This design comes from an exercise in tuning for small area on the open sky130 flow, not from production work.
The RTL was checked by simulation tests, not by an equivalence proof against the original design.
Power figures rest on the tool's default switching activity, not on a simulated workload.

Fig. 1: top view of the die
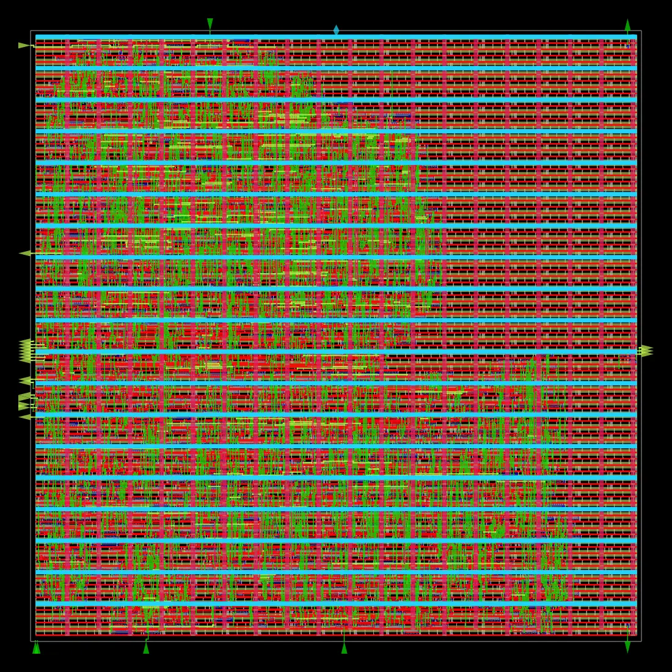
Fig. 2: clock network drawn from the DEF
Scale: 2 px per um.
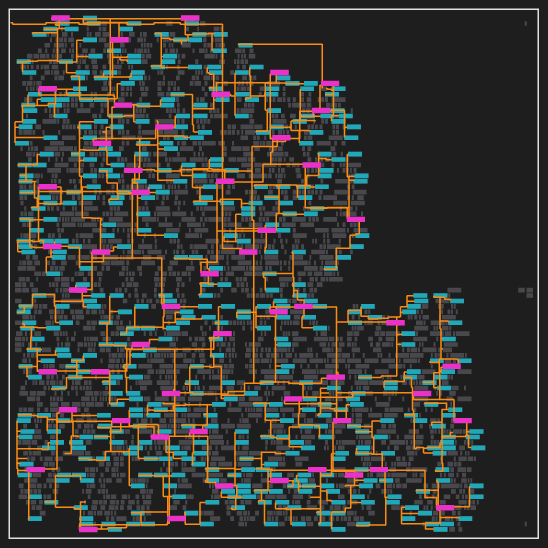
Fig. 3: gate families picked out
Scale: 1.5 px per um.
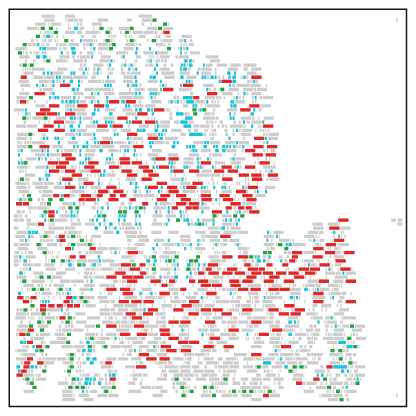
Fig. 4: CTS result over the die
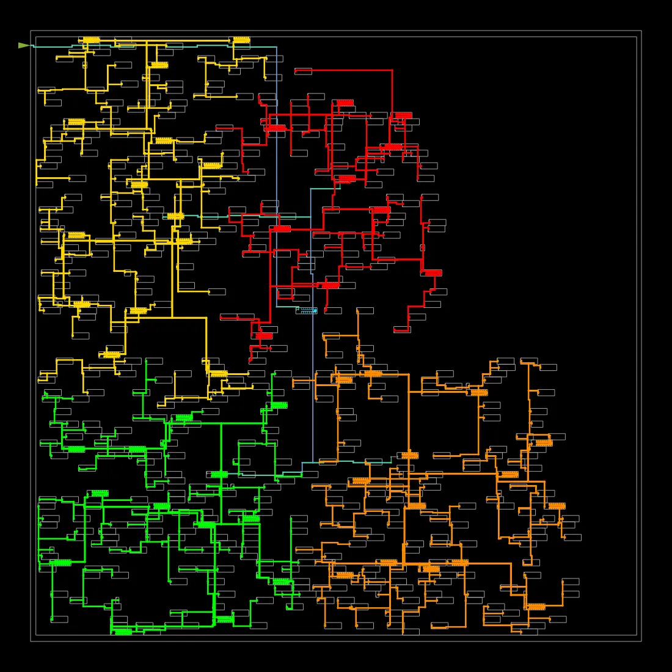
==> flow/design.v <==
`timescale 1ns / 1ps
module FreqCounter(
	 input clock,
	 input reset,
	 input IPS_left,
     input IPS_mid,
     input IPS_right,
	 input signalleftred,
	 input signalleftblue,
	 input signalrightred,
	 input signalrightblue,	 
	 output right_red,
	 output left_red,
	 output left_forward,
     output left_backward,
     output right_forward,
     output right_backward,
	 output a, b, c, d, e, f, g,  
     output [3:0]an
    );
parameter countToR = 53711;  
parameter countToL = 53711;  
parameter Delay = 195313;  
reg [15:0] right_red_freq_count;
reg [15:0] left_red_freq_count;
reg [15:0] right_blue_freq_count;
reg [15:0] left_blue_freq_count;
reg [15:0] freq_outR;
reg [15:0] freqHold0R;
reg [15:0] freqHold1R;
reg [15:0] freqHold2R;
reg [15:0] freqHold3R;
reg [15:0] freqHold4R;
reg [15:0] freqHold5R;
reg [15:0] freqHold6R;
reg [15:0] freqHold7R;
reg [15:0] freqHold8R;
reg [15:0] freqHold9R;
reg [15:0] freqHold10R;
reg [15:0] freqHold11R;
reg [15:0] freqHold12R;
reg [15:0] freqHold13R;
reg [15:0] freqHold14R;
reg [15:0] freqHold15R;
reg [15:0] freq_outL;
reg [15:0] freqHold0L;
reg [15:0] freqHold1L;
reg [15:0] freqHold2L;
reg [15:0] freqHold3L;
reg [15:0] freqHold4L;
reg [15:0] freqHold5L;
reg [15:0] freqHold6L;
reg [15:0] freqHold7L;
reg [15:0] freqHold8L;
reg [15:0] freqHold9L;
reg [15:0] freqHold10L;
reg [15:0] freqHold11L;
reg [15:0] freqHold12L;
reg [15:0] freqHold13L;
reg [15:0] freqHold14L;
reg [15:0] freqHold15L;
reg temp_right_red;
reg temp_left_red;
reg [15:0] fcountR;
reg [15:0] fcountL;
reg [10:0] scounterR;
reg [10:0] scounterL;
reg [10:0] dcounter;
reg [10:0] swidthR;
reg [10:0] swidthL;
reg old_sig1;
reg old_sig2;
reg old_sig3;
reg old_sig4;
reg [4:0] debounce_sig1;
reg [4:0] debounce_sig2;
reg [4:0] debounce_sig3;
reg [4:0] debounce_sig4;
reg [2:0] avClkR;
reg [2:0] avClkL;
reg [18:0] freqTempR;
reg [18:0] freqTempL;
reg [3:0]temp_an;
reg [6:0]temp_sseg;
reg [9:0] mcounter;  
reg [9:0] mwidth;    
reg temp_left_forward;       
reg temp_left_backward;      
reg temp_right_forward;
reg temp_right_backward;
reg [2:0] state;
reg [17:0] servodelaycount;
reg incflag;
always @(posedge clock) begin
  if (reset) begin
	fcountR = 16'b0;
	fcountL = 16'b0;
	scounterR = 11'b0;
	scounterL = 11'b0;
	dcounter = 11'b0;
	old_sig1 = 1'b0;
	old_sig2 = 1'b0;
	old_sig3 = 1'b0;
	old_sig4 = 1'b0;
	freq_outR = 16'b0;
	freq_outL = 16'b0;
	right_red_freq_count = 16'b0;
	left_red_freq_count = 16'b0;
	right_blue_freq_count = 16'b0;
	left_blue_freq_count = 16'b0;
	avClkR = 3'b0;
	freqTempR <= 19'b0;
	freqHold0R = 16'b0;
	freqHold1R = 16'b0;
	freqHold2R = 16'b0;
	freqHold3R = 16'b0;
	freqHold4R = 16'b0;
	freqHold5R = 16'b0;
	freqHold6R = 16'b0;
	freqHold7R = 16'b0;
	freqHold8R = 16'b0;
	freqHold9R = 16'b0;
	freqHold10R = 16'b0;
	freqHold11R = 16'b0;
	freqHold12R = 16'b0;
	freqHold13R = 16'b0;
	freqHold14R = 16'b0;
	freqHold15R = 16'b0;
	avClkL = 3'b0;
	freqTempL <= 19'b0;
	freqHold0L = 16'b0;
	freqHold1L = 16'b0;
	freqHold2L = 16'b0;
	freqHold3L = 16'b0;
	freqHold4L = 16'b0;
	freqHold5L = 16'b0;
	freqHold6L = 16'b0;
	freqHold7L = 16'b0;
	freqHold8L = 16'b0;
	freqHold9L = 16'b0;
	freqHold10L = 16'b0;
	freqHold11L = 16'b0;
	freqHold12L = 16'b0;
	freqHold13L = 16'b0;
	freqHold14L = 16'b0;
	freqHold15L = 16'b0;
	debounce_sig1 = 5'b0;
	debounce_sig2 = 5'b0;
	debounce_sig3 = 5'b0;
	debounce_sig4 = 5'b0;
	temp_right_red <= 1'b0;
	temp_left_red <= 1'b0;
  end
  else begin
	fcountR = fcountR + 1;
	fcountL = fcountL + 1;
	scounterR = scounterR + 1;
	scounterL = scounterL + 1;
	dcounter = dcounter + 1;
	debounce_sig1[0] = signalleftred;
	debounce_sig2[0] = signalleftblue;
	debounce_sig3[0] = signalrightred;
	debounce_sig4[0] = signalrightblue;
	debounce_sig1 = debounce_sig1 << 1;
	debounce_sig2 = debounce_sig2 << 1;
	debounce_sig3 = debounce_sig3 << 1;
	debounce_sig4 = debounce_sig4 << 1;
	if ((&debounce_sig1) | (~&debounce_sig1))begin
		if ((signalleftred != old_sig1)) begin
			left_red_freq_count = left_red_freq_count +1;
		end
	end
	if ((&debounce_sig2) | (~&debounce_sig2))begin
        if ((signalleftblue != old_sig2)) begin
            left_blue_freq_count = left_blue_freq_count +1;
        end
    end	
	if ((&debounce_sig3) | (~&debounce_sig3))begin
        if ((signalrightred != old_sig3)) begin
            right_red_freq_count = right_red_freq_count +1;
        end
    end
	if ((&debounce_sig4) | (~&debounce_sig4))begin
        if ((signalrightblue != old_sig4)) begin
            right_blue_freq_count = right_blue_freq_count +1;
        end
    end        
	if (fcountR >= (countToR >> 4)) begin
		freq_outR = right_red_freq_count << 3; 
		freq_outR = right_blue_freq_count << 3; 
		fcountR = 0;
		right_red_freq_count = 0;		
		right_blue_freq_count = 0;
		avClkR = avClkR + 1;
	end
	case (avClkR)
            0 : freqHold0R = freq_outR;
            1 : freqHold1R = freq_outR;
            2 : freqHold2R = freq_outR;
            3 : freqHold3R = freq_outR;
            4 : freqHold4R = freq_outR;
            5 : freqHold5R = freq_outR;
            6 : freqHold6R = freq_outR;
            7 : begin
                    freqHold7R = freq_outR;
                    freqTempR <= freqHold0R + freqHold1R + freqHold2R + freqHold3R +freqHold4R + freqHold5R + freqHold6R + freqHold7R+freqHold8R + freqHold9R + freqHold10R + freqHold11R +freqHold12R + freqHold13R + freqHold14R + freqHold15R;
                 end
          default :;
      endcase
	if (fcountL >= (countToL >> 4)) begin		
		freq_outL = left_red_freq_count << 3; 
		freq_outL = left_blue_freq_count << 3; 
		fcountL = 0;		
		left_red_freq_count = 0;		
		left_blue_freq_count = 0;
		avClkL = avClkL + 1;
	end
    case (avClkL)
		0 : freqHold0L = freq_outL;
		1 : freqHold1L = freq_outL;
		2 : freqHold2L = freq_outL;
		3 : freqHold3L = freq_outL;
		4 : freqHold4L = freq_outL;
		5 : freqHold5L = freq_outL;
		6 : freqHold6L = freq_outL;
		7 : begin
				freqHold7L = freq_outL;
				freqTempL <= freqHold0L + freqHold1L + freqHold2L + freqHold3L +freqHold4L + freqHold5L + freqHold6L + freqHold7L + freqHold8L + freqHold9L + freqHold10L + freqHold11L +freqHold12L + freqHold13L + freqHold14L + freqHold15L;
			 end
		default :;
	endcase
	old_sig1 = signalleftred;
	old_sig2 = signalleftblue;
	old_sig3 = signalrightred;
	old_sig4 = signalrightblue;
	freqHold8R = freqHold0R;
	freqHold9R = freqHold1R;
	freqHold10R = freqHold2R;
	freqHold11R = freqHold3R;
	freqHold12R = freqHold4R;
	freqHold13R = freqHold5R;
	freqHold14R = freqHold6R;
	freqHold15R = freqHold7R;
    freqHold8L = freqHold0L;
    freqHold9L = freqHold1L;
    freqHold10L = freqHold2L;
    freqHold11L = freqHold3L;
    freqHold12L = freqHold4L;
    freqHold13L = freqHold5L;
    freqHold14L = freqHold6L;
    freqHold15L = freqHold7L;
    if (scounterR < swidthR) begin        
        temp_right_red <= 1;
    end
    else begin
        temp_right_red <= 0;
    end
    if (scounterL < swidthL) begin        
        temp_left_red <= 1;
    end
    else begin
        temp_left_red <= 0;
    end
  end
end
    always @ (posedge clock) begin
      if (reset) begin
        mcounter = 10'b0;
        temp_left_forward <= 1'b0;
        temp_left_backward <= 1'b0;
        temp_right_forward <= 1'b0;
        temp_right_backward <= 1'b0;
      end
      else begin
        mcounter = mcounter + 1;   
        if (IPS_left == 1 && IPS_mid == 1 && IPS_right == 0) begin              
            temp_left_backward <= 0;
            temp_right_forward <= 0;            
            if (mcounter < mwidth) begin
                temp_left_forward <= 1;
                temp_right_backward <= 1;
              end 
            else begin
                temp_left_forward <= 0;
                temp_right_backward <= 0;
              end            
        end
        if (IPS_left == 1 && IPS_mid == 0 && IPS_right == 1) begin              
            temp_left_backward <= 0;
            temp_right_backward <= 0;            
            if (mcounter < mwidth) begin
                temp_left_forward <= 1;
                temp_right_forward <= 1;
              end 
            else begin
                temp_left_forward <= 0;
                temp_right_forward <= 0;
              end            
        end
        if (IPS_left == 1 && IPS_mid == 0 && IPS_right == 0) begin              
            temp_left_backward <= 0;
            temp_right_forward <= 0;            
            temp_right_backward <= 0;
            if (mcounter < mwidth) begin
                temp_left_forward <= 1;                
              end 
            else begin
                temp_left_forward <= 0;                
              end            
        end 
        if (IPS_left == 0 && IPS_mid == 1 && IPS_right == 1) begin              
            temp_left_forward <= 0;
            temp_right_backward <= 0;            
            if (mcounter < mwidth) begin
                temp_left_backward <= 1;
                temp_right_forward <= 1;
              end 
            else begin
                temp_left_backward <= 0;
                temp_right_forward <= 0;
              end            
        end          
        if (IPS_left == 0 && IPS_mid == 0 && IPS_right == 1) begin              
            temp_left_forward <= 0;
            temp_left_backward <= 0;                        
            temp_right_backward <= 0;
            if (mcounter < mwidth) begin
                temp_right_forward <= 1;                
              end 
            else begin
                temp_right_forward <= 0;                
              end            
        end 
      end
    end
    always @ (*) begin
         if (IPS_left == 0 || IPS_mid == 0 || IPS_right == 0) begin   
             mwidth = 10'd1023;
         end
         else begin               
             mwidth = 10'd0;      
         end
       end
       always @(posedge clock) begin
          if (reset) begin
            swidthR <= 11'd220;
            swidthL <= 11'd59;
            state = 3'b000;
            servodelaycount = 18'b0;
            incflag = 1'b0;
          end
          else begin
            servodelaycount = servodelaycount + 1;
            case(state)
                3'b000: begin
                    incflag = 0;
                    if (((freqTempR >> 4) >= 250)) begin
                        state = 3'b100;
                    end
                    if (((freqTempL >> 4) >= 250)) begin
                        state = 3'b101;
                    end
                end    
                3'b001: begin 
                    if (incflag == 0) begin
                        swidthR <= swidthR - 11'd54;
                        incflag = 1;
                    end
                    if (servodelaycount>=Delay)begin
                        swidthL <= swidthL + 11'd54;
                        state = 3'b011;
                    end
                end
                3'b010: begin
                    if (incflag == 0) begin
                        swidthL <= swidthL + 11'd54;
                        incflag = 1;
                    end
                    if (servodelaycount>=Delay)begin
                        swidthR <= swidthR - 11'd54;
                        state = 3'b011;
                    end
                end
                3'b011: begin
                    servodelaycount = 0;
                    state = 3'b000;
                end 
                3'b100: begin
                    servodelaycount = 0;
                    state = 3'b001;
                end  
                3'b101: begin
                    servodelaycount = 0;
                    state = 3'b010;
                end           
           endcase
          end
       end
always @ (*) begin      
     case(dcounter[10:9])               
               2'b00 :   
                begin                 
                 temp_an = 4'b1110;
                  if (((freqTempR >> 4) >= 250) || ((freqTempL >> 4) >= 250)) begin
                    temp_sseg = 7'b1000110;   
                  end
                  else begin
                    temp_sseg = 7'b1111111;   
                  end
                end
              2'b01:   
                begin
                temp_an = 4'b1101;
                    if ((((freqTempR >> 4) < 250) &&  ((freqTempR >> 4) > 25)) || (((freqTempL >> 4) < 250) && ((freqTempL >> 4) > 25))) begin
                        temp_sseg = 7'b0001110;  
                    end 
                    else begin
                        temp_sseg = 7'b1111111;  
                    end
                end 
               2'b10:   
                begin
                 temp_an = 4'b1011;
                 temp_sseg = 7'b1111111;    
                end
               2'b11:   
                begin
                 temp_an = 4'b0111;                 
                 temp_sseg = 7'b1111111;   
                end
    endcase
end
  assign right_red = temp_right_red;
  assign left_red = temp_left_red;
  assign an = temp_an;
  assign {g, f, e, d, c, b, a} = temp_sseg;
  assign left_forward = temp_left_forward;
  assign left_backward = temp_left_backward;
  assign right_forward = temp_right_forward;        
  assign right_backward = temp_right_backward;
endmodule
==> flow/run.sh <==
#!/bin/bash
# synth_recipe.tcl (not shown) runs the flow's synth.tcl, then flattens the netlist and writes it again
# the make line also repeats each setting of config.mk as NAME=value (left out here)
make -C /OpenROAD-flow-scripts/flow DESIGN_CONFIG=/design/flow/config.mk WORK_HOME=/design/flow/orfs CLKGATE_MAP_FILE= SYNTH_SCRIPT=/design/flow/synth_recipe.tcl finish
==> flow/config.mk <==
export PLATFORM = sky130hd
export DESIGN_NAME = FreqCounter
export DESIGN_NICKNAME = FreqCounter
export VERILOG_FILES = /design/flow/design.v
export SDC_FILE = /design/flow/constraint.sdc
export NUM_CORES = 4
export LEC_CHECK = 0
export CAP_MARGIN = 20
export CORE_MARGIN = 2
export CORE_UTILIZATION = 40
export SLEW_MARGIN = 20
==> flow/constraint.sdc <==
create_clock -name core_clock -period 10.0 [get_ports {clock}]
set_input_delay 2.0000 -clock core_clock [delete_from_list [all_inputs] [get_ports {clock}]]
set_output_delay 2.0000 -clock core_clock [all_outputs]
set_load 0.01 [all_outputs]
==> results.txt <==
Power and ir drop:
- Power spread over the standard cell area amounts to 146 nW/um^2.
- The proportion of power drawn by the clock network is 45.3%.
- The reported clock group power is 0.00195 W.
- In this run the static leakage power is 11.9 nW.
- The internal power of the cells totals 0.00322 W.
- The total power after layout is 0.00432 W.
- The worst-case IR drop observed on VDD is 128 uV.
- For this design the total switching power over the nets is 0.00110 W.
- Sequential cells consume a total of 0.00195 W.

Cells and area:
- The number of non-clock inverters is 282.
- The cell class with the largest area share is multi-input combinational cells.
- The commonest non-fill, non-tap cell in the layout is sky130_fd_sc_hd__dfxtp_1.
- Clock buffers in the final layout number 75.
- The repair_antennas step left the layout with diodes totalling 0.
- The final net count is 3194.
- The final-layout fill cell count is 6521.
- The buffer share of cell area is 1.50%.
- Registers take 9470 sq um.
- The top cell types in the final layout, fill and taps aside, are sky130_fd_sc_hd__dfxtp_1 (473), sky130_fd_sc_hd__nor2_1 (281), sky130_fd_sc_hd__inv_1 (281), sky130_fd_sc_hd__a21oi_1 (247), sky130_fd_sc_hd__fa_1 (220).
- Across the whole layout, storage elements make up 32.1% of the cell area.
- The number of buffers other than clock buffers in the final layout is 46.
- The flip-flop count of the largest register after layout is 18.
- The clock network area share is 5.87%.
- Of the cells placed in the final design, the portion with a size suffix greater than 1 is 6.10%.

Yosys:
- The largest area contributor in the netlist is sky130_fd_sc_hd__dfxtp_1.
- Summing the areas of all compound-gate instances in the mapped netlist gives 12.1% of the synthesized area.
- The total of flip-flops plus latches after synthesis is 473.
- By area the synthesized netlist is led by sky130_fd_sc_hd__dfxtp_1 (35%), sky130_fd_sc_hd__fa_1 (16%), sky130_fd_sc_hd__a21oi_1 (4.6%).
- The synthesized area per cell is 9.13 sq um.
- Counting flops with a built-in enable in the synthesized netlist gives 0.
- Counting instances in the post-synthesis netlist gives the leading cell types as sky130_fd_sc_hd__dfxtp_1 (473), sky130_fd_sc_hd__nor2_1 (283), sky130_fd_sc_hd__inv_1 (282), sky130_fd_sc_hd__a21oi_1 (247), sky130_fd_sc_hd__fa_1 (220).
- For this run, the leading register cell type out of synthesis is sky130_fd_sc_hd__dfxtp_1.
- The xor and xnor fraction of the mapped netlist area is 4.70%.
- The multiplexer share of the synthesized area is 4.72%.
- Summing the sequential cell areas from Yosys gives 35.1% of the chip area.
- The adder and majority cell fraction of the synthesized area is 19.6%.
- In this run the biggest area consumer among cell types represents 35.1% of the synthesized area.
- The synthesized netlist occupies a cell area of 27000 sq um.
- Counting flops with an async set or reset pin after synthesis yields a share of 0%.
- The Yosys warning count is 1.
- The fraction of the mapped netlist area in simple logic gates is 16.8%.

Floorplanning:
- The floorplan step defined a die boundary enclosing 69600 sq um.
- Tap insertion was completed with 873 tapcells.
- After floorplanning, the core was divided into 95 placement rows.
- The core area is 67000 sq um.

Min path:
- The destination of the worst hold path is freq_outR[2].
- The tightest min-delay check is of the reg2reg type.
- In this run the most critical hold path is launched from freq_outR[2].

Critical path:
- The critical register-to-register path startpoint is fcountR[0].
- The kind of cell with the highest combined delay along the critical path is compound AO/OA/AOI/OAI gates.
- In this run the number of cells on the critical path is 27.
- The setup check on the worst reg-to-reg path leaves a slack of 1.87 ns.
- Following the worst setup path forward leads to its endpoint at freqTempR[17].
- The cell seen most often among critical-path stages is sky130_fd_sc_hd__fa_1.
- STA classifies the critical path startpoint as a register.
- The worst endpoint data arrival time is 8.66 ns.
- The worst register-to-register path ends at freqTempR[17].
- The data required time of the critical path is 10.53 ns.
- The critical path start-end classification is reg2reg.
- The biggest fanout along the worst timing path is 18.
- Measured in cells, the most critical reg-to-reg path has a length of 27.
- The worst stage delay on the critical path is 1.00 ns.
- The worst setup path is captured at a register.

Outcome:
- The run finished with no timing, DRC or antenna violations.

Global route:
- The met3 layer usage reported by global route is 2.46%.
- The number of antenna violations at the first check in global routing came to 0.
- The first-pass GRT wire length is 104 mm.
- The via count of the first global-routing pass is 20468.
- The global routing stage identified its most utilized layer as met2.
- The met2 routing resource usage after global routing is 30.8%.
- The largest net degree at the start of global routing is 216.
- The met1 usage is 23.2%.
- The overall global routing resource usage is 17.9%.
- For this run the aggregate overflow at the end of global routing stands at 0.

Drt:
- After detailed routing, the number of vias per cell comes to 5.32.
- The uppermost signal routing layer after detailed routing is met4.
- The first detailed-routing pass ran for 5 iterations.
- The detailed-route via count is 20261.
- The number of DRC violations after detailed-routing iteration 0 is 1228.
- In the final routing, the length of wire on met1 measures 27.5 mm.
- For this run, design rule violations remaining after detail routing come to 0.
- Wire segments on met2 add up to 30.1 mm in the final route.
- The amount of wire on met3 after detailed routing is 2.79 mm.
- After detailed routing, the average wire length per cell comes to 16.3 um.

Placement:
- After legalization and detailed placement, the total HPWL measured 42.1 mm.
- The count of input and output buffers is 21.
- The area after detailed placement is 27800 sq um.
- Timing analysis after detailed placement gives a worst setup slack of 1.27 ns.
- The cell total after placement is 3711.

Timing:
- In the final timing run, aggregate negative setup slack is 0 ns.
- For the pin with the worst max-slew slack, the measured transition is 1.13 ns.
- Across all hold checks on the routed design, the worst slack comes to 0.433 ns.
- The minimum clock period is 8.13 ns.
- The number of max-slew violations in the final report is 0.
- The largest clock skew in the final design is 0.0242 ns.
- The number of failing setup endpoints in the final timing report is 0.

Clocking:
- The clock transition at the register clock pins on the worst setup and hold paths after CTS is 0.06 ns.
- Once the clock tree was built, the resizer swapped 0 gates to a different size.
- The number of setup buffers added after CTS is 0.
- TritonCTS built the clock tree.

Flow run:
- The max-cap violation count is 0.
## Picture notes: Fig. 1
Total Routed Length: 62.0 mm
io pins: 26
number of cells in the finished layout apart from fillers: 3806
Die Ht: 264 um
final standard cell utilization of the core: 44.1%

## Picture notes: Fig. 2
- cells driving clock nets: magenta (count 52)
- flip-flops: cyan (count 473)
- clock wires: orange (length 6500 um)
- flops lie: spread over the die

## Picture notes: Fig. 3
- inverting AOI/OAI gates: cyan (cells 505; most used a21oi_1)
- XOR/XNOR gates: green (cells 145; most used xnor2_1; where spread over the die)
- adder and majority cells: red (cells 291; most used fa_1)

## Picture notes: Fig. 4
root buffer selected by CTS: sky130_fd_sc_hd__clkbuf_16
count of clock tree sinks: 473
sequential cells: 473
H-Tree Depth: 2
number of clock buffers inserted by TritonCTS: 52

## afterwards: timing with drivers on the ports
Ports are ideal in the flow. The routed layout listed here was re-timed in OpenROAD.
Step 1: set_driving_cell puts a clkbuf_16 on clock and a buf_2 on each other input, an assumption about the parent block.
Step 2 times the ports against the registers' clock, not the clock port: input delays grow and output delays shrink by t, the midpoint of the rising clock arrivals with the driver on.
Three values: no drivers, after step 1, after step 2; two values: the first two.
t, ns: 0.655
setup slack, ns: 1.870 / 1.870 / 1.274
worst setup path at the end: input to register
slew at the worst register clock pin (ns): 0.06 / 0.06
After both steps this run still meets setup and hold. The setup slack of this run moves by 0.000 ns with the drivers and by -0.596 ns with both steps.
